What follows belongs to an exercise in optimizing a design on an open flow for small area; a production flow would make more cautious choices.
In this exercise RTL edits were held to simulation tests only and were not proved equivalent to the original.
Not every run is shown, and edits may drop behaviour that the tests do not exercise.

===== design/flow/design.v =====
/*verilator lint_off UNUSEDSIGNAL*/
module calculator #(
    parameter REFRESH_OVERFLOW = 7,
    parameter DB_OVERFLOW = 15,
    parameter SLIDER_OVERFLOW = 7
)(
    input logic clk,
    input logic reset,
    input logic button_clr_undeb,
    input logic button_ent_undeb,
    input logic sld_1,
    input logic sld_2,
    input logic sld_3,
    input logic sld_4,
    input logic sld_arith,
    output logic [3:0] digit_select,
    output logic [6:0] led_select
);
    logic btn_clr, btn_ent;
    calculator_input #(
        .DB_OVERFLOW(DB_OVERFLOW)
    ) input_mod (
        .clk(clk),
        .reset(reset),
        .button_clr_undeb(button_clr_undeb),
        .button_ent_undeb(button_ent_undeb),
        .button_clr(btn_clr),
        .button_ent(btn_ent));
    logic output_number_select;
    logic [13:0] number_1;
    logic [13:0] number_2;
    always_ff @( posedge clk ) begin
        if(reset || btn_clr)
            output_number_select <= 0;
        else if (btn_ent)
            output_number_select <= output_number_select + 1;
        else
            output_number_select <= output_number_select;
    end
    slider_increment #(
        .SLIDER_OVERFLOW(SLIDER_OVERFLOW)
    ) slider_mod (
        .clk(clk), 
        .rst_ext(reset),
        .slider_1(sld_1),
        .slider_2(sld_2),
        .slider_3(sld_3),
        .slider_4(sld_4),
        .write_number_select(output_number_select),
        .btn_clr(btn_clr),
        .number_1(number_1),
        .number_2(number_2));
    logic [13:0] number_result;
    arithmetic arithmetic_mod (
        .number1(number_1),
        .number2(number_2),
        .arithmetic_sel(sld_arith),
        .result(number_result));
    logic [13:0] display_number;
    logic [1:0] select_number;
    always_ff @( posedge clk ) begin
        if (reset || btn_clr)
            select_number <= 0;
        else if (btn_ent)
            select_number <= select_number + 1;
    end
    always_comb begin
        case (select_number)
            0   : display_number = number_1;
            1   : display_number = number_2;
            2   : display_number = number_result;
            default: display_number = 14'd0;
        endcase
    end
    display #(
        .REFRESH_OVERFLOW(REFRESH_OVERFLOW)
    ) display (
        .clk(clk),
        .reset(reset),
        .to_display_nr(display_number),
        .digit_select(digit_select),
        .led_select(led_select));
endmodule
module calculator_input #(
    parameter DB_OVERFLOW = 999999
)(
    input logic clk,
    input logic reset,
    input logic button_clr_undeb,
    input logic button_ent_undeb,
    output logic button_clr,
    output logic button_ent
);
    logic button_clr_deb;
    debounce #(.DB_OVERFLOW(DB_OVERFLOW)) clr_deb (
        .clk(clk),
        .rst_ext(reset),
        .undeb(button_clr_undeb),
        .deb(button_clr_deb));
    input_sync clr_sync (
        .clk(clk),
        .rst(reset),
        .unsync(button_clr_deb),
        .synced(button_clr));
    logic button_ent_deb;
    debounce #(.DB_OVERFLOW(DB_OVERFLOW)) ent_deb (
        .clk(clk),
        .rst_ext(reset),
        .undeb(button_ent_undeb),
        .deb(button_ent_deb));
    input_sync ent_sync (
        .clk(clk),
        .rst(reset),
        .unsync(button_ent_deb),
        .synced(button_ent));
endmodule
module debounce #(
    parameter DB_OVERFLOW = 999999
)(
    input logic clk,
    input logic rst_ext,
    input logic undeb,
    output logic deb
);
    logic [26:0] cnt;
    logic exp;
    logic rst;
    assign rst = rst_ext | undeb;
    always_ff @( posedge clk ) begin
        if (rst)
            cnt <= 0;
        else if (cnt == DB_OVERFLOW)
            cnt <= cnt;
        else
            cnt <= cnt + 1;
    end
    assign exp = (cnt == DB_OVERFLOW) ? 1 : 0;
    assign deb = exp & undeb;
endmodule
module input_sync (
    input logic clk,
    input logic rst,
    input logic unsync,
    output logic synced
);
    logic [2:0] input_signal;
    always_ff @( posedge clk ) begin
        if (rst)
            input_signal <= 0;
        else
            input_signal <= {input_signal[1:0], unsync};
    end
    assign synced = ~input_signal[2] & input_signal[1];
endmodule
module slider_increment #(
    parameter SLIDER_OVERFLOW = 32500000
)(
    input logic clk,
    input logic rst_ext,
    input logic slider_1,
    input logic slider_2,
    input logic slider_3,
    input logic slider_4,
    input logic write_number_select,
    input logic btn_clr,
    output logic [13:0] number_1,
    output logic [13:0] number_2
);
    logic rst_int;
    logic rst;
    assign rst = rst_ext | rst_int;
    logic [25:0] cnt_1;
    logic [25:0] cnt_2;
    logic [25:0] cnt_3;
    logic [25:0] cnt_4;
    always_ff @( posedge clk ) begin
        if (rst || btn_clr) begin
            cnt_1 <= 0;
            cnt_2 <= 0;
            cnt_3 <= 0;
            cnt_4 <= 0;
        end
        else if (slider_1)
            cnt_1 <= cnt_1 + 1;
        else if (slider_2)
            cnt_2 <= cnt_2 + 1;
        else if (slider_3)
            cnt_3 <= cnt_3 + 1;
        else if (slider_4)
            cnt_4 <= cnt_4 + 1;
    end
    always_ff @( posedge clk ) begin
        if(rst_ext || btn_clr || number_1 > 9999 || number_2 > 9999) begin
            number_1 <= 0;
            number_2 <= 0;
        end
        else if(cnt_1 == SLIDER_OVERFLOW && write_number_select == 0)
            number_1 <= number_1 + 1;
        else if(cnt_1 == SLIDER_OVERFLOW && write_number_select == 1)
            number_2 <= number_2 + 1;
        else if(cnt_2 == SLIDER_OVERFLOW && write_number_select == 0)
            number_1 <= number_1 + 10;
        else if(cnt_2 == SLIDER_OVERFLOW && write_number_select == 1)
            number_2 <= number_2 + 10;
        else if(cnt_3 == SLIDER_OVERFLOW && write_number_select == 0)
            number_1 <= number_1 + 100;
        else if(cnt_3 == SLIDER_OVERFLOW && write_number_select == 1)
            number_2 <= number_2 + 100;
        else if(cnt_4 == SLIDER_OVERFLOW && write_number_select == 0)
            number_1 <= number_1 + 1000;
        else if(cnt_4 == SLIDER_OVERFLOW && write_number_select == 1)
            number_2 <= number_2 + 1000;
        else begin
            number_1 <= number_1;
            number_2 <= number_2;
        end
    end
    always_comb begin
        if(cnt_1 > SLIDER_OVERFLOW || cnt_2 > SLIDER_OVERFLOW || cnt_3 > SLIDER_OVERFLOW || cnt_4 > SLIDER_OVERFLOW)
            rst_int = 1;
        else
            rst_int = 0;
    end
endmodule
/*verilator lint_off UNOPTFLAT*/
module arithmetic (
    input logic [13:0] number1,
    input logic [13:0] number2,
    input logic arithmetic_sel,
    output logic [13:0] result
);
    always_comb begin
        if (arithmetic_sel)
            result = number1 - number2;
        else
            result = number1 + number2;
    end
endmodule
module display #(
    parameter REFRESH_OVERFLOW = 2**19-1
) (
    input logic clk,
    input logic reset,
    input logic [13:0] to_display_nr,
    output logic [3:0] digit_select,
    output logic [6:0] led_select
);
    logic [3:0] digit_display;
    logic [3:0] split_nr_0, split_nr_1, split_nr_2, split_nr_3;
    bcd_mux #(
        .REFRESH_OVERFLOW(REFRESH_OVERFLOW)
    ) MUX (
        .clk(clk),
        .reset(reset),
        .number_0(split_nr_0),
        .number_1(split_nr_1),
        .number_2(split_nr_2),
        .number_3(split_nr_3),
        .output_number(digit_display),
        .digit_select(digit_select));
    seg_dec seg_dec_mod (
        .disp_num(digit_display),
        .bcn(led_select));
    split_number number_mod (
        .number_i(to_display_nr),
        .number_o0(split_nr_0),
        .number_o1(split_nr_1),
        .number_o2(split_nr_2),
        .number_o3(split_nr_3));
endmodule
module bcd_mux #(
    parameter REFRESH_OVERFLOW = 2**19-1
) (
            input logic clk,
            input logic reset,
            input logic [3:0] number_0,
            input logic [3:0] number_1,
            input logic [3:0] number_2,
            input logic [3:0] number_3,
            output logic [3:0] output_number,
            output logic [3:0] digit_select
);
    logic ppms;
    logic [19:0] bit_cnt;
    always_ff @(posedge clk) begin
        if (reset)
            bit_cnt <= 0;
        else if (bit_cnt == REFRESH_OVERFLOW)
            bit_cnt <= 0;
        else
            bit_cnt <= bit_cnt + 1;
    end
    assign ppms = (bit_cnt == REFRESH_OVERFLOW) ? 1 : 0;
    logic [1:0] sel_cnt;
    always_ff @(posedge clk) begin
        if (reset)
            sel_cnt <= 0;
        else if (ppms == 1)
            sel_cnt <= sel_cnt + 1;
    end
    always_comb begin
        case (sel_cnt)
            0   :   digit_select = 4'b1110;
            1   :   digit_select = 4'b1101;
            2   :   digit_select = 4'b1011;
            3   :   digit_select = 4'b0111;
            default : digit_select = 4'b1110;
        endcase
    end
    always_comb begin
        case (sel_cnt)
            0   :   output_number = number_0;
            1   :   output_number = number_1;
            2   :   output_number = number_2;
            3   :   output_number = number_3;
            default : output_number = 4'b0000;
        endcase
    end
endmodule
module seg_dec (
    input logic [3:0] disp_num,  
    output logic [6:0] bcn  
);
    always_comb
    begin
        case (disp_num)
            0   :   bcn = 7'b0000001;
            1   :   bcn = 7'b1001111;
            2   :   bcn = 7'b0010010;
            3   :   bcn = 7'b0000110;
            4   :   bcn = 7'b1001100;
            5   :   bcn = 7'b0100100;
            6   :   bcn = 7'b0100000;
            7   :   bcn = 7'b0001111;
            8   :   bcn = 7'b0000000;
            9   :   bcn = 7'b0000100;
            default : bcn = 7'b1111111;
        endcase
    end
endmodule
/*verilator lint_off UNOPTFLAT*/
module split_number (
    input logic [13:0] number_i,
    output logic [3:0] number_o0,
    output logic [3:0] number_o1,
    output logic [3:0] number_o2,
    output logic [3:0] number_o3
);
    logic [13:0] split_nr[4];
    assign split_nr[3] = number_i / 1000;
    assign split_nr[2] = (number_i - split_nr[3] *1000)/100;
    assign split_nr[1] = (number_i - split_nr[2] *100 - split_nr[3] *1000)/10;
    assign split_nr[0] = (number_i - split_nr[1] *10 - split_nr[2] * 100 - split_nr[3] *1000);
    assign number_o3 = split_nr[3][3:0];
    assign number_o2 = split_nr[2][3:0];
    assign number_o1 = split_nr[1][3:0];
    assign number_o0 = split_nr[0][3:0];
endmodule

===== design/flow/run.sh =====
#!/bin/bash
# synth_recipe.tcl (not shown) runs the flow's synth.tcl, then flattens the netlist and writes it again
# the make line also repeats each setting of config.mk as NAME=value (left out here)
make -C /OpenROAD-flow-scripts/flow DESIGN_CONFIG=/design/flow/config.mk WORK_HOME=/design/flow/orfs CLKGATE_MAP_FILE= SYNTH_SCRIPT=/design/flow/synth_recipe.tcl finish

===== design/flow/config.mk =====
export PLATFORM = sky130hd
export DESIGN_NAME = calculator
export DESIGN_NICKNAME = calculator
export VERILOG_FILES = /design/flow/design.v
export SDC_FILE = /design/flow/constraint.sdc
export NUM_CORES = 4
export LEC_CHECK = 0
export CAP_MARGIN = 20
export CORE_MARGIN = 2
export CORE_UTILIZATION = 40
export SLEW_MARGIN = 20

===== design/flow/constraint.sdc =====
create_clock -name core_clock -period 80.0 [get_ports {clk}]
set_input_delay 16.0000 -clock core_clock [delete_from_list [all_inputs] [get_ports {clk}]]
set_output_delay 16.0000 -clock core_clock [all_outputs]
set_load 0.01 [all_outputs]

==> impl_metrics.tcl, run 1 <==
set metrics [dict create \
    status "no timing/DRC/antenna violations" \
    period_share 0.875 \
    dr.first_iter.drc_count 2073 \
    final_cell_mix "nor2_1 (292), nand2_1 (224), dfxtp_1 (217)" \
    min_path_cells 1 \
    start_util 0.406 \
    r2r_start "slider_mod.cnt_2[3]" \
    avgSynthCellArea_um2 7.69 \
    stdcell_count 3448 \
    wl_per_cell_um 16.0 \
    grt_pass1_vias 18700 \
    dieHeight_um 233 \
    worst-setup-path-type "input port to output port" \
    timing.fmax_mhz 14.3 \
    synth_edf_count 0 \
    nets 2958 \
    setup.worst_path.start "sld_arith" \
    nFillCells 5343 \
    cts_resized 0 \
    multiInputGateArea_um2 16100 \
    num_rows 83 \
    cp_top_family "compound AO/OA/AOI/OAI gates" \
    routed_wl_um 55100 \
    final_antenna_net_count 0 \
    gp_congestion 0.900 \
    setup_viol 0 \
    synth_seq_area_share 0.208 \
    vias_per_cell 5.93 \
    syn2layout_area_growth_pct 8.40 \
    hpwlAfterDp_um 42400 \
    placed_area_um2 21900 \
    synth_top_flop_cell "dfxtp_1" \
    worstMarginPinSlew_ns 1.14 \
    cts_buffer_depth 3 \
    worst-path-max-fanout 21 \
    async_flop_share 0 \
    syn-cell-area_um2 20900 \
    yosysWarningCount 9 \
    synth_cells 2719 \
    max_stage_delay_ns 0.78 \
    antenna_cells 0 \
    synth_cell_types 121 \
    grt_pass1_wl_um 91900 \
    critPathBufInv 5 \
    track_usage 0.198 \
    antenna_found_initial 0 \
    regToRegEndpoint "slider_mod.number_2[11]" \
    crit_slowest_cell "a21oi_1" \
    endpoint "led_select[1]" \
    cts_tree "done" \
    yosys.area.top_type_share 0.208 \
    drv_cap 0 \
    clk_pin_slew_ns 0.06 \
    r2r_setup_slack_ns 76.71 \
    crit_required_ns 64.00 \
    hold_path_class "flop to flop" \
    port_buffers 19 \
    num_vias 20500 \
    layout-drive-gt1-share 0.0524 \
    ys_ff_latch 217 \
    core-area_um2 51500 \
    reg.largest.list "input_mod.clr_deb.cnt: 27 flops, input_mod.ent_deb.cnt: 27 flops" \
    regArea_um2 4340 \
    overflow 0 \
    final_cell_area_um2 22700 \
    min_to "input_mod.clr_sync.input_signal[1]" \
    yosys-top-cells-count "nor2_1 (292), nand2_1 (224), dfxtp_1 (217), ha_1 (174), a21oi_1 (159)" \
    min-delay-start "input_mod.clr_sync.input_signal[0]" \
    synthTopCellsByArea "dfxtp_1 (21%), ha_1 (10%), nor2_1 (5.2%)" \
    dpl.cell_count 3409 \
    route.detailed.drc 0 \
    synth_top_area_cell "dfxtp_1" \
    layout_commonest_cell "nor2_1" \
    period_needed_ns 70.03 \
    cp.depth 131 \
    cp.arrival_ns 54.03 \
    cp-start-kind "input port" \
    synth.most_common_cell "nor2_1" \
    whs_ns 0.439 \
    tns_ns 0 \
    fp.dieW_um 233 \
    die-area_um2 54100 \
    slew_headroom 0.238 \
    cts_setup_buffers 0 \
    first_pass_iters 8 \
    ios 20 \
    rsz0062_at_grt "false" \
    r2r_cells 12 \
    drv_slew 0 \
    crit_top_cell "ha_1" \
    grt_start_max_net_pins 29 \
    cts-hold-fix-buffers 0 \
    hold_viol_final 0 \
    end_kind "output port" \
]
## run 1: area by class of cell
cell class,count,share of cell area
Tap cell,680,0.0375
Inverter,100,0.0166
Clock inverter,12,0.00618
Clock buffer,27,0.0264
Multi-Input combinational cell,2377,0.708
Timing Repair Buffer,35,0.0137
Sequential cell,217,0.192
## run 1: per-stage QoR
step,worst slack [ns],utilization
final,9.97,0.440
after global routing,6.41,0.440
after CTS,10.37,0.440
after detailed placement,10.56,0.426
after global placement,11.95,0.426
after floorplan,16.51,-
## run 1: per-layer routing
layer  up-vias  global-route usage  wire (um)
met1      9644               0.280      26300
met4         0              0.0589       1410
met2       636               0.317      24300
met5         -                   0          0
li1      10100                   -          -
met3        78              0.0208       3140
## run 1: kinds of logic (layout without fill, tap and decap cells)
logic type	count (synthesis)	after routing	share of synthesized area
XOR/XNOR	206	206	0.0876
AO/OA/AOI/OAI	802	802	0.268
flip-flops	217	217	0.208
other	1	88	0.000179
adder cells (fa/ha/maj)	198	198	0.126
multiplexers	39	39	0.0203
AND/OR/NAND/NOR	1044	1044	0.249
buffers and inverters	212	174	0.0411
==> run_1/clock_tree.png <==
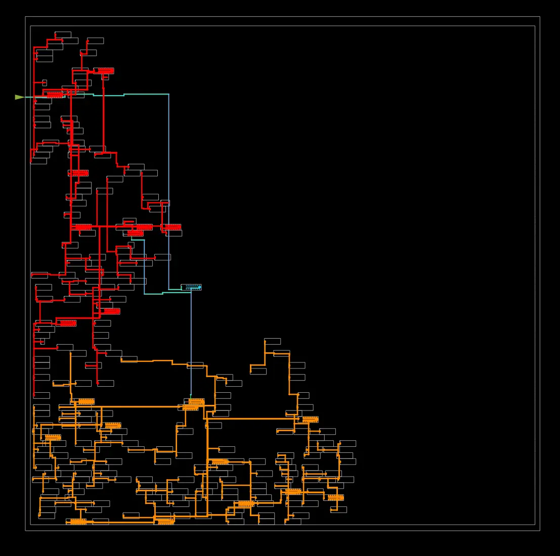
H-tree depth: 1
number of clock sinks: 217
CTS Buf Count: 22
clock root cell: clkbuf_16

==> run_1/flops_by_reg.png <==
Scale: 2 px per um.
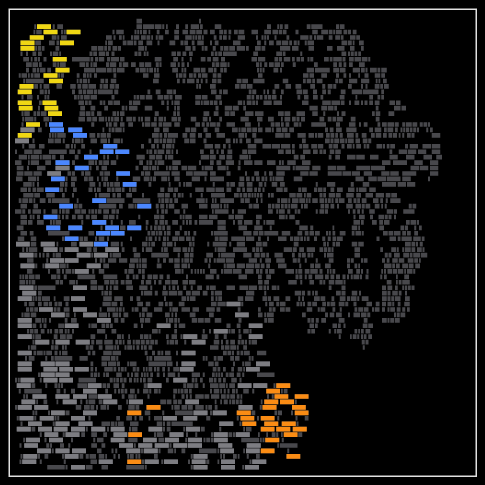
display.MUX.bit_cnt: marked yellow, placed flops 20, where top left. slider_mod.cnt_2: marked orange, placed flops 26, where bottom middle. input_mod.ent_deb.cnt: marked blue, placed flops 27, where left middle.
Another 144 sequential cells are not coloured.

==> run_1/logic_types.png <==
Scale: 1.5 px per um.
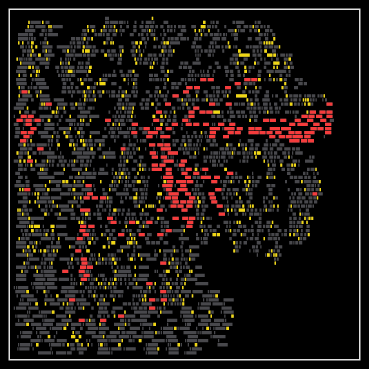
adder and majority cells: marked red, cells 198. NOR gates: marked yellow, cells 493, where widely spread.

==> run_1/clk_routes.png <==
Scale: 2 px per um.
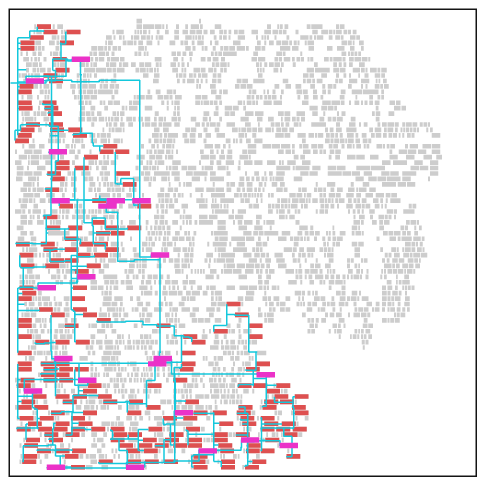
flip-flops: marked red, count 217. clock drivers: marked magenta, count 22. clock wires: marked cyan, length 2,640 um.
There are 23 routed clock nets.
Clock Latency Late Sink: 0.53 ns
Setup Skew: 0.0204 ns

==> run_1/by_instance.png <==
Scale: 2 px per um.
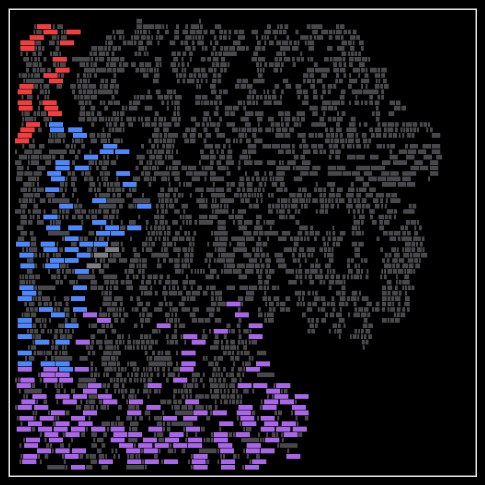

--- run 2 (changed files replaced; the others as in run 1) ---
==> design/flow/design.v <==
module calculator #(
    parameter REFRESH_OVERFLOW = 7,
    parameter DB_OVERFLOW = 15,
    parameter SLIDER_OVERFLOW = 7
)(
    input logic clk,
    input logic reset,
    input logic button_clr_undeb,
    input logic button_ent_undeb,
    input logic sld_1,
    input logic sld_2,
    input logic sld_3,
    input logic sld_4,
    input logic sld_arith,
    output logic [3:0] digit_select,
    output logic [6:0] led_select
);
    function automatic integer width(input integer v);
        width = 1;
        while ((v >> width) != 0)
            width = width + 1;
    endfunction
    localparam RW = width(REFRESH_OVERFLOW);
    localparam SW = width(SLIDER_OVERFLOW);
    logic clr, ent;
    btn_pulse #(.DB_OVERFLOW(DB_OVERFLOW)) clr_btn (
        .clk(clk), .reset(reset), .undeb(button_clr_undeb), .pulse(clr));
    btn_pulse #(.DB_OVERFLOW(DB_OVERFLOW)) ent_btn (
        .clk(clk), .reset(reset), .undeb(button_ent_undeb), .pulse(ent));
    logic [1:0] dsel;
    always_ff @(posedge clk) begin
        if (reset || clr)
            dsel <= 0;
        else if (ent)
            dsel <= {dsel[1] ^ dsel[0], ~dsel[0]};
    end
    logic [SW-1:0] c1, c2, c3, c4;
    logic ovf;
    logic e1, e2, e3, e4;
    assign e1 = c1 == SLIDER_OVERFLOW;
    assign e2 = c2 == SLIDER_OVERFLOW;
    assign e3 = c3 == SLIDER_OVERFLOW;
    assign e4 = c4 == SLIDER_OVERFLOW;
    always_ff @(posedge clk) begin
        if (reset || ovf || clr) begin
            c1 <= 0; c2 <= 0; c3 <= 0; c4 <= 0;
            ovf <= 0;
        end else begin
            if (sld_1) c1 <= c1 + 1'b1;
            else if (sld_2) c2 <= c2 + 1'b1;
            else if (sld_3) c3 <= c3 + 1'b1;
            else if (sld_4) c4 <= c4 + 1'b1;
            ovf <= sld_1 ? e1 : sld_2 ? e2 : sld_3 ? e3 : sld_4 ? e4 : 1'b0;
        end
    end
    logic [3:0] inc;
    assign inc[0] = e1;
    assign inc[1] = ~e1 & e2;
    assign inc[2] = ~e1 & ~e2 & e3;
    assign inc[3] = ~e1 & ~e2 & ~e3 & e4;
    logic [16:0] n1, n2;
    logic nclr;
    assign nclr = reset | clr | n1[16] | n2[16];
    bcd_number num1 (.clk(clk), .clear(nclr), .inc(dsel[0] ? 4'd0 : inc), .n(n1));
    bcd_number num2 (.clk(clk), .clear(nclr), .inc(dsel[0] ? inc : 4'd0), .n(n2));
    logic [RW-1:0] rcnt;
    logic [1:0] dig;
    always_ff @(posedge clk) begin
        if (reset || rcnt == REFRESH_OVERFLOW)
            rcnt <= 0;
        else
            rcnt <= rcnt + 1'b1;
        if (reset)
            dig <= 0;
        else if (rcnt == REFRESH_OVERFLOW)
            dig <= {dig[1] ^ dig[0], ~dig[0]};
    end
    show show_mod (
        .n1(n1), .n2(n2), .dsel(dsel), .arith(sld_arith), .dig(dig),
        .digit_select(digit_select), .led_select(led_select));
endmodule
module bcd_number (
    input logic clk,
    input logic clear,
    input logic [3:0] inc,
    output logic [16:0] n
);
    logic [16:0] nx;
    always_comb begin
        logic c;
        logic [3:0] x;
        c = 1'b0;
        for (int k = 0; k < 4; k++) begin
            x = n[4*k +: 4];
            c = c | inc[k];
            nx[4*k]     = x[0] ^ c;
            nx[4*k + 1] = x[1] ^ (c & x[0] & ~x[3]);
            nx[4*k + 2] = x[2] ^ (c & x[0] & x[1]);
            nx[4*k + 3] = x[3] ^ (c & x[0] & (x[3] | (x[1] & x[2])));
            c = c & x[3] & x[0];
        end
        nx[16] = n[16] | c;
    end
    always_ff @(posedge clk) begin
        if (clear)
            n <= 0;
        else
            n <= nx;
    end
endmodule
module show (
    input logic [16:0] n1,
    input logic [16:0] n2,
    input logic [1:0] dsel,
    input logic arith,
    input logic [1:0] dig,
    output logic [3:0] digit_select,
    output logic [6:0] led_select
);
    function automatic logic [4:0] dadd(input logic [3:0] x, input logic [3:0] y, input logic cin);
        logic [4:0] t;
        logic c, co;
        c = cin;
        for (int i = 0; i < 4; i++) begin
            t[i] = x[i] ^ y[i] ^ c;
            c = (x[i] & y[i]) | (c & (x[i] ^ y[i]));
        end
        t[4] = c;
        co = t[4] | (t[3] & (t[2] | t[1]));
        dadd[0] = t[0];
        dadd[1] = t[1] ^ co;
        dadd[2] = t[2] ^ (co & ~t[1]);
        dadd[3] = t[3] ^ (co & (t[2] | t[1]));
        dadd[4] = co;
    endfunction
    function automatic logic [3:0] nine(input logic [3:0] b, input logic s);
        nine[0] = b[0] ^ s;
        nine[1] = b[1];
        nine[2] = b[2] ^ (s & b[1]);
        nine[3] = s ? ~(b[3] | b[2] | b[1]) : b[3];
    endfunction
    logic [16:0] va, vb;
    logic sub;
    assign va = dsel[0] ? 17'd0 : n1;
    assign vb = (dsel[0] ^ dsel[1]) ? n2 : 17'd0;
    assign sub = arith & dsel[1] & ~dsel[0];
    logic [3:0] x [4];
    logic [4:0] cx;
    always_comb begin
        logic [4:0] r;
        cx[0] = sub;
        for (int k = 0; k < 4; k++) begin
            r = dadd(va[4*k +: 4], nine(vb[4*k +: 4], sub), cx[k]);
            x[k] = r[3:0];
            cx[k+1] = r[4];
        end
    end
    logic x4_0, x4_2, nonneg;
    assign x4_0 = va[16] ^ vb[16] ^ sub ^ cx[4];
    assign x4_2 = (va[16] & vb[16]) | ((va[16] ^ vb[16]) & cx[4]);
    assign nonneg = (va[16] & ~vb[16]) | (~(va[16] ^ vb[16]) & cx[4]);
    logic [4:0] ca, cs;
    assign ca[0] = 1'b0;
    assign ca[1] = x[0][3] | x[0][2];                                    
    assign ca[2] = (x[1][3] & x[1][0]) | (x[1][3] & ca[1]);             
    assign ca[3] = x[2][3] | x[2][2] | (x[2][1] & x[2][0] & ca[2]);     
    assign ca[4] = x[3][3] | (x[3][2] & x[3][1] & (x[3][0] | ca[3]));   
    assign cs[0] = 1'b0;
    assign cs[1] = x[0][3] | (x[0][2] & x[0][1]);                        
    assign cs[2] = x[1][3] | x[1][2] | x[1][1] | (x[1][0] & cs[1]);     
    assign cs[3] = x[2][3] | (x[2][2] & x[2][1] & (x[2][0] | cs[2]));   
    assign cs[4] = x[3][3] | x[3][2] | (x[3][1] & x[3][0] & cs[3]);     
    logic k_add, k_sub;
    assign k_add = ~sub & (x4_2 | (x4_0 & ca[4]));
    assign k_sub = sub & ~nonneg;
    logic [3:0] xd, kd;
    logic cd;
    always_comb begin
        case (dig)
            2'd0: begin
                xd = x[0]; cd = 1'b0; digit_select = 4'b1110;
                kd = k_add ? 4'd6 : k_sub ? 4'd4 : 4'd0;
            end
            2'd1: begin
                xd = x[1]; cd = k_add ? ca[1] : k_sub & cs[1]; digit_select = 4'b1101;
                kd = k_add ? 4'd1 : k_sub ? 4'd8 : 4'd0;
            end
            2'd2: begin
                xd = x[2]; cd = k_add ? ca[2] : k_sub & cs[2]; digit_select = 4'b1011;
                kd = k_add ? 4'd6 : k_sub ? 4'd3 : 4'd0;
            end
            default: begin
                xd = x[3]; cd = k_add ? ca[3] : k_sub & cs[3]; digit_select = 4'b0111;
                kd = k_add ? 4'd3 : k_sub ? 4'd6 : 4'd0;
            end
        endcase
    end
    logic [4:0] rs;
    logic [3:0] d;
    logic r4;
    assign rs = dadd(xd, kd, cd);
    assign r4 = x4_0 ^ k_sub ^ (k_add ? ca[4] : k_sub & cs[4]);
    assign d = (dig == 2'd3 && r4) ? ((rs[2] & rs[1]) ? 4'd0 : 4'd15) : rs[3:0];
    always_comb begin
        case (d)
            0: led_select = 7'b0000001;
            1: led_select = 7'b1001111;
            2: led_select = 7'b0010010;
            3: led_select = 7'b0000110;
            4: led_select = 7'b1001100;
            5: led_select = 7'b0100100;
            6: led_select = 7'b0100000;
            7: led_select = 7'b0001111;
            8: led_select = 7'b0000000;
            9: led_select = 7'b0000100;
            default: led_select = 7'b1111111;
        endcase
    end
endmodule
module btn_pulse #(
    parameter DB_OVERFLOW = 15
)(
    input logic clk,
    input logic reset,
    input logic undeb,
    output logic pulse
);
    function automatic integer width(input integer v);
        width = 1;
        while ((v >> width) != 0)
            width = width + 1;
    endfunction
    localparam DW = width(DB_OVERFLOW);
    logic [DW-1:0] cnt;
    logic s0, s1;
    logic full;
    assign full = cnt == DB_OVERFLOW;
    always_ff @(posedge clk) begin
        if (reset || undeb)
            cnt <= 0;
        else if (!full)
            cnt <= cnt + 1'b1;
        if (reset) begin
            s0 <= 0;
            s1 <= 0;
        end else begin
            s0 <= undeb & full;
            s1 <= s0;
        end
    end
    assign pulse = s1;
endmodule
==> design/flow/config.mk <==
export PLATFORM = sky130hd
export DESIGN_NAME = calculator
export DESIGN_NICKNAME = calculator
export VERILOG_FILES = /design/flow/design.v
export SDC_FILE = /design/flow/constraint.sdc
export NUM_CORES = 4
export LEC_CHECK = 0
export ABC_AREA = 1
export CAP_MARGIN = 20
export CORE_MARGIN = 2
export CORE_UTILIZATION = 70
export CTS_BUF_LIST = sky130_fd_sc_hd__clkbuf_4
export CTS_CLUSTER_DIAMETER = 100
export CTS_CLUSTER_SIZE = 30
export SLEW_MARGIN = 20
==> run_2/by_instance.png <==
Scale: 6 px per um.
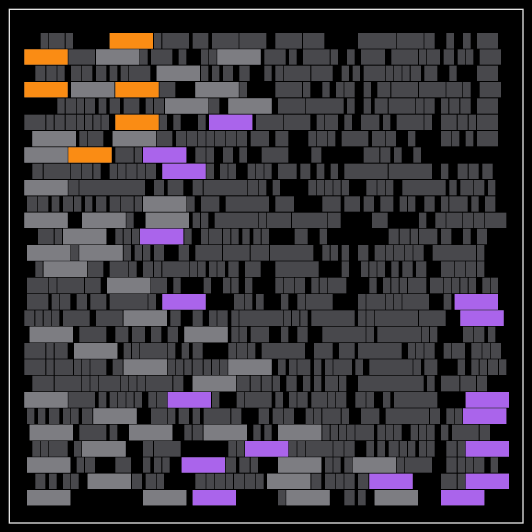
clr_btn: marked orange, placed flops 6, where top left. num1: marked purple, placed flops 17, where widely spread.
Another 43 sequential cells are not coloured.
fin util: 0.791
die area: 7290 um^2
Final Instance Count excl. Fillers: 748

==> run_2/logic_types.png <==
Scale: 4 px per um.
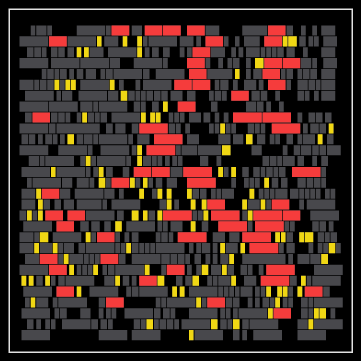
adder and majority cells: marked red, cells 60, where widely spread. NOR gates: marked yellow, cells 104, where widely spread.
most common cell after layout, fill and taps aside: inv_1
fraction of area in multi-input gates: 0.559

==> run_2/flops_by_reg.png <==
Scale: 6 px per um.
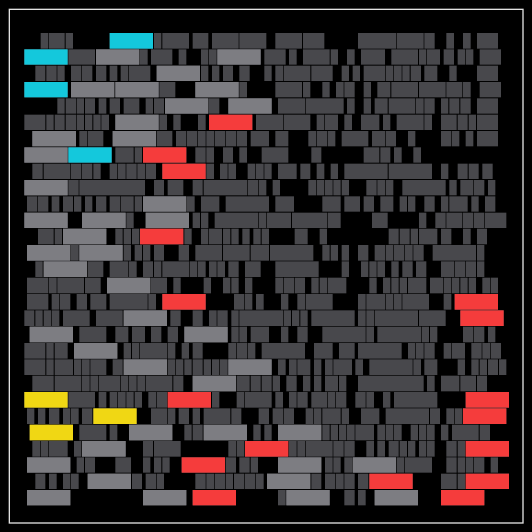
c3: marked yellow, placed flops 3. num1.n: marked red, placed flops 17, where widely spread. clr_btn.cnt: marked cyan, placed flops 4, where top left.
Another 42 sequential cells are not coloured.
fraction of area in registers: 0.261
area occupied by registers: 1320 um^2

==> impl_metrics.tcl, run 2 <==
set metrics [dict create \
    yosysWarningCount 5 \
    synth.most_common_cell "inv_1" \
    synth.area.mux_share 0 \
    hold_path_class "flop to flop" \
    clockRootBuffer "clkbuf_4" \
    met3_length_um 472 \
    grt_pass1_vias 3997 \
    synth_edf_count 0 \
    async_flop_share 0 \
    numCtsBuffers 9 \
    dp_slack_ns 34.84 \
    cp_top_family "adder cells" \
    end_kind "output port" \
    vias_per_cell 5.52 \
    dr.first_iter.drc_count 266 \
    syn2layout_area_growth_pct 9.04 \
    synthTopCellsByArea "dfxtp_1 (29%), ha_1 (11%), inv_1 (9.3%)" \
    top_layer "met4" \
    syn-cell-area_um2 4630 \
    reg.largest.list "num1.n: 17 flops, num2.n: 17 flops" \
    synth_cells 643 \
    cts-hold-fix-buffers 0 \
    cts_tree "done" \
    cts_resized 0 \
    status "no timing/DRC/antenna violations" \
    fp.dieW_um 85.4 \
    hpwlAfterDp_um 7670 \
    setup.worst_path.start "sld_arith" \
    regToRegEndpoint "num2.n[15]" \
    cp-start-kind "input port" \
    grt_pass1_wl_um 17200 \
    drv_slew 0 \
    cp.depth 63 \
    synth_cell_types 43 \
    synth-simple-area-share 0.250 \
    slew_headroom 0.389 \
    avgSynthCellArea_um2 7.21 \
    period_share 0.567 \
    port_buffers 19 \
    timing.fmax_mhz 22.1 \
    nets 735 \
    use_met2 0.509 \
    min-delay-start "ent_btn.s0" \
    overflow 0 \
    clk_pin_slew_ns 0.11 \
    cts_setup_buffers 0 \
    max_stage_delay_ns 0.52 \
    worst-path-max-fanout 11 \
    route.detailed.drc 0 \
    num_vias 4129 \
    synth_xor_area_frac 0.0281 \
    layout-drive-gt1-share 0.0671 \
    nFillCells 471 \
    r2r_cells 13 \
    synth_top_area_cell "dfxtp_1" \
    min_to "ent_btn.s1" \
    worst-setup-path-type "input port to output port" \
    busiest_layer "met2" \
    antenna_found_initial 0 \
    cts_buffer_depth 2 \
    hold_viol_final 0 \
    synthAdderAreaFrac 0.193 \
    crit_slowest_cell "clkdlybuf4s50_1" \
    ys_ff_latch 66 \
    period_needed_ns 45.33 \
    setup_viol 0 \
    critPathBufInv 15 \
    synth_top_family_by_area "simple AND/OR/NAND/NOR gates" \
    r2r_start "c1[0]" \
    cts.sink_count 66 \
    endpoint "led_select[3]" \
    drv_cap 0 \
    wl_met2_um 4860 \
    yosys.area.top_type_share 0.285 \
    num_rows 29 \
    gp_congestion 0.866 \
    setup_ws_ns 34.67 \
    wl_per_cell_um 13.2 \
    antenna_cells 0 \
    synth_top_flop_cell "dfxtp_1" \
    worstMarginPinSlew_ns 0.916 \
    use_met3 0.0564 \
    clock_latency_ns 0.43 \
    dieHeight_um 85.4 \
    crit_top_cell "fa_1" \
    rsz0062_at_grt "false" \
    final_cell_mix "inv_1 (115), nand2_1 (100), nor2_1 (84)" \
    wl_met1_um 4390 \
    ios 20 \
    min_path_cells 2 \
    r2r_setup_slack_ns 77.41 \
    met1_usage 0.356 \
    grt_start_max_net_pins 30 \
    core-area_um2 6390 \
    tns_ns 0 \
    finalClockSkew_ns 0.0177 \
]
run 2: layout make-up:
| cell class | count | area (um^2) | area share |
|---|---|---|---|
| clock inverter | 6 | 81.3 | 0.0161 |
| clock buffer | 10 | 75.1 | 0.0149 |
| multi-input combinational | 448 | 2820 | 0.559 |
| timing repair buffer | 21 | 205 | 0.0406 |
| inverter | 120 | 450 | 0.0891 |
| tap | 77 | 96.3 | 0.0191 |
| sequential | 66 | 1320 | 0.261 |
run 2: per-stage QoR:
step | hold WS, ns | std cells | cell area [um^2] | utilization
after global placement | 0.391 | 732 | 4900 | 0.767
after global routing | 0.440 | 748 | 5050 | 0.791
final | 0.426 | 748 | 5050 | 0.791
after CTS | 0.423 | 748 | 5050 | 0.791
after detailed placement | 0.400 | 732 | 4900 | 0.767
after floorplan | 0.388 | 643 | 4630 | -
==> inputs of run 3 (changes only) <==
==> design/flow/config.mk (replaced) <==
export PLATFORM = sky130hd
export DESIGN_NAME = calculator
export DESIGN_NICKNAME = calculator
export VERILOG_FILES = /design/flow/design.v
export SDC_FILE = /design/flow/constraint.sdc
export NUM_CORES = 4
export LEC_CHECK = 0
export CAP_MARGIN = 20
export CORE_MARGIN = 2
export CORE_UTILIZATION = 40
export SLEW_MARGIN = 20
==> run_3/clock_tree.png <==
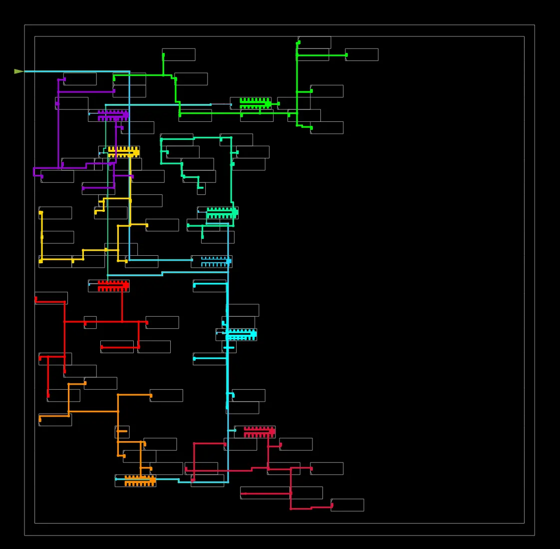
sequential cells: 66
CTS Buf Count: 9
H-tree depth: 3
number of clock sinks: 66

==> run_3/flops_by_reg.png <==
Scale: 4 px per um.
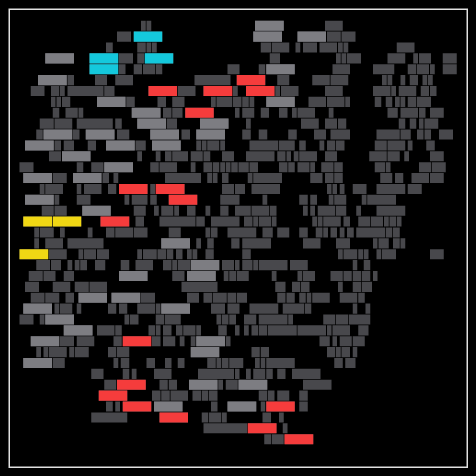
c3: marked yellow, placed flops 3. num1.n: marked red, placed flops 17. clr_btn.cnt: marked cyan, placed flops 4, where top left.

==> run_3/logic_types.png <==
Scale: 3 px per um.
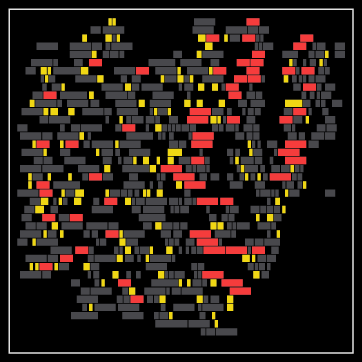
NOR gates: marked yellow, cells 124, where widely spread. adder and majority cells: marked red, cells 60.
Final Instance Count excl. Fillers: 727
most common cell after layout, fill and taps aside: dfxtp_1
fraction of area in multi-input gates: 0.613

==> impl_metrics.tcl, run 3 <==
set metrics [dict create \
    largest_cell_class "multi-input combinational cells" \
    routed_wl_um 9760 \
    regToRegEndpoint "num2.n[13]" \
    r2r_setup_slack_ns 77.62 \
    end_kind "output port" \
    nets 644 \
    syn2layout_area_growth_pct 12.7 \
    buffer_area_frac 0.0376 \
    yosys.area.top_type_share 0.273 \
    grt_pass1_vias 3602 \
    num_vias 3827 \
    crit_top_cell "fa_1" \
    ios 20 \
    num_rows 40 \
    cp_top_family "adder cells" \
    cp-start-kind "input port" \
    regArea_um2 1320 \
    clk_pin_slew_ns 0.05 \
    drv_slew 0 \
    final_cell_area_um2 5460 \
    final_antenna_net_count 0 \
    yosys-top-cells-count "dfxtp_1 (66), nor2_1 (64), nand2_1 (48), ha_1 (41), nor2b_1 (33)" \
    track_usage 0.156 \
    worst-path-max-fanout 11 \
    async_flop_share 0 \
    max_stage_delay_ns 0.68 \
    timing.fmax_mhz 22.0 \
    dpl.cell_count 711 \
    nFillCells 1163 \
    cts_resized 0 \
    tns_ns 0 \
    ys_ff_latch 66 \
    cts_buffer_depth 2 \
    setup_viol 0 \
    final_cell_mix "dfxtp_1 (66), nor2_1 (64), nand2_1 (48)" \
    synth_top_area_cell "dfxtp_1" \
    multiInputGateArea_um2 3350 \
    fp.dieW_um 114 \
    antenna_found_initial 0 \
    setup_ws_ns 34.55 \
    nMultiInputCombCells 448 \
    status "no timing/DRC/antenna violations" \
    overflow 0 \
    period_share 0.568 \
    synth_cells 559 \
    clockRootBuffer "clkbuf_16" \
    hold_viol_final 0 \
    clkbuf_count 9 \
    wl_per_cell_um 13.4 \
    crit_slowest_cell "clkdlybuf4s50_1" \
    dieHeight_um 114 \
    layout-drive-gt1-share 0.0793 \
    synth_top_flop_cell "dfxtp_1" \
    cp.arrival_ns 29.45 \
    vias_per_cell 5.26 \
    sh_seq_area 0.242 \
    r2r_start "c1[0]" \
]
## run 3: cell families (layout without fill, tap and decap cells)
| family | after synthesis | in the layout | synth area share |
|---|---|---|---|
| xor gates and xnor gates | 39 | 39 | 0.0705 |
| and+or+nand+nor | 228 | 228 | 0.239 |
| buffers and inverters | 45 | 66 | 0.0369 |
| muxes | 24 | 24 | 0.0539 |
| DFF | 66 | 66 | 0.273 |
| AOI/OAI and AO/OA | 97 | 97 | 0.142 |
| adders and majority gates | 60 | 60 | 0.184 |
## run 3: worst max path at each step
stage | startpoint | endpoint | slack [ns] | cells past startpoint
3_5_place_dp | sld_arith | led_select[1] | 34.59 | 52
2_1_floorplan | sld_arith | led_select[1] | 36.37 | 53
5_1_grt | sld_arith | led_select[1] | 33.80 | 53
4_1_cts | sld_arith | led_select[1] | 34.58 | 52
6_report | sld_arith | led_select[1] | 34.55 | 52
3_3_place_gp | sld_arith | led_select[1] | 34.80 | 53
## run 3: routing by layer
metal  routed length (um)  global-route usage  part of all wire  vias up
li1                     -                   -                 -     1965
met1                 4600               0.192              0.47     1796
met2                 4740               0.273              0.49       58
met3                  322              0.0286             0.033        8
met4                   99              0.0520             0.010        0
met5                    0                   0                 0        -
==> inputs of run 4 (changes only) <==
--- a/design/flow/config.mk
+++ b/design/flow/config.mk
@@ -5,7 +5,11 @@
 export SDC_FILE = /design/flow/constraint.sdc
 export NUM_CORES = 4
 export LEC_CHECK = 0
+export ABC_AREA = 1
 export CAP_MARGIN = 20
 export CORE_MARGIN = 2
-export CORE_UTILIZATION = 40
+export CORE_UTILIZATION = 85
+export CTS_BUF_LIST = sky130_fd_sc_hd__clkbuf_2
+export CTS_CLUSTER_DIAMETER = 200
+export CTS_CLUSTER_SIZE = 50
 export SLEW_MARGIN = 20
==> impl_metrics.tcl, run 4 <==
set metrics [dict create \
    status "stopped before the end" \
    stop_stage "global placement without I/O" \
    error_line "[ERROR GPL-0301] Utilization 100.139 % exceeds 100%." \
    avgSynthCellArea_um2 7.21 \
    yosysWarningCount 5 \
    syn-cell-area_um2 4630 \
    async_flop_share 0 \
    synthTopCellsByArea "dfxtp_1 (29%), ha_1 (11%), inv_1 (9.3%)" \
    num_rows 26 \
    synth_cell_types 43 \
    fp.dieW_um 77.8 \
    yosys.area.top_type_share 0.285 \
    synth_top_area_cell "dfxtp_1" \
    synth_seq_area_share 0.285 \
    synth_top_flop_cell "dfxtp_1" \
    synth_cells 643 \
    synth.most_common_cell "inv_1" \
    yosys-top-cells-count "inv_1 (115), nand2_1 (100), nor2_1 (84), dfxtp_1 (66), a21oi_1 (49)" \
    start_util 0.896 \
    ys_ff_latch 66 \
    dieHeight_um 77.8 \
    synth_edf_count 0 \
]
-- run 4: cell count changes after synthesis, sizes merged, moves of 8 or more --
cell,delta
xnor2,-14
a21oi,+26
clkbuf,-8
nor2,+24
nor2b,-34
nand2,+60
nand3,+24
mux2,-8
and2,-15
nand2b,-10
o21ai,+22
inv,+90
xor2,-11
mux2i,-16
-- run 4: cell families after synthesis --
| kind of cell | after synthesis | synth area share |
|---|---|---|
| buffers and inverters | 129 | 0.106 |
| adder cells (fa/ha/maj) | 60 | 0.193 |
| XOR/XNOR | 14 | 0.0281 |
| flip-flops | 66 | 0.285 |
| AND/OR/NAND/NOR | 260 | 0.250 |
| AO/OA/AOI/OAI | 114 | 0.139 |

afterwards: timing with drivers on the ports:
How much do the figures lean on ideal ports? The routed layouts below were timed once more, with nothing changed but the port constraints.
Step 1: set_driving_cell puts a clkbuf_16 on clk and a buf_2 on each other input, an assumption about the parent block.
Step 2 adds t to the input delays and takes it off the output delays; t is the mean of the earliest and latest rising clock arrival at the registers after step 1. Input paths then give back, and output paths get back, about the clock's delay inside the block.
Three values: ideal, step 1, step 2; two values: the first two.
run	shift t [ns]	setup WS [ns]	hold WS [ns]	clock arrival spread, ns	pins driven straight from the clock port
run 1	0.564	9.966 / 9.911 / 9.911	0.439 / 0.439 / 0.439	0.029 / 0.030	1
run 2	0.452	34.672 / 34.651 / 34.651	0.426 / 0.426 / 0.426	0.018 / 0.017	1
run 3	0.362	34.550 / 34.513 / 34.513	0.435 / 0.435 / 0.435	0.008 / 0.008	1
After both steps every run listed still meets setup and hold. The setup slack of run 1, which loses most, moves by -0.055 ns with the drivers and by -0.055 ns with both steps.
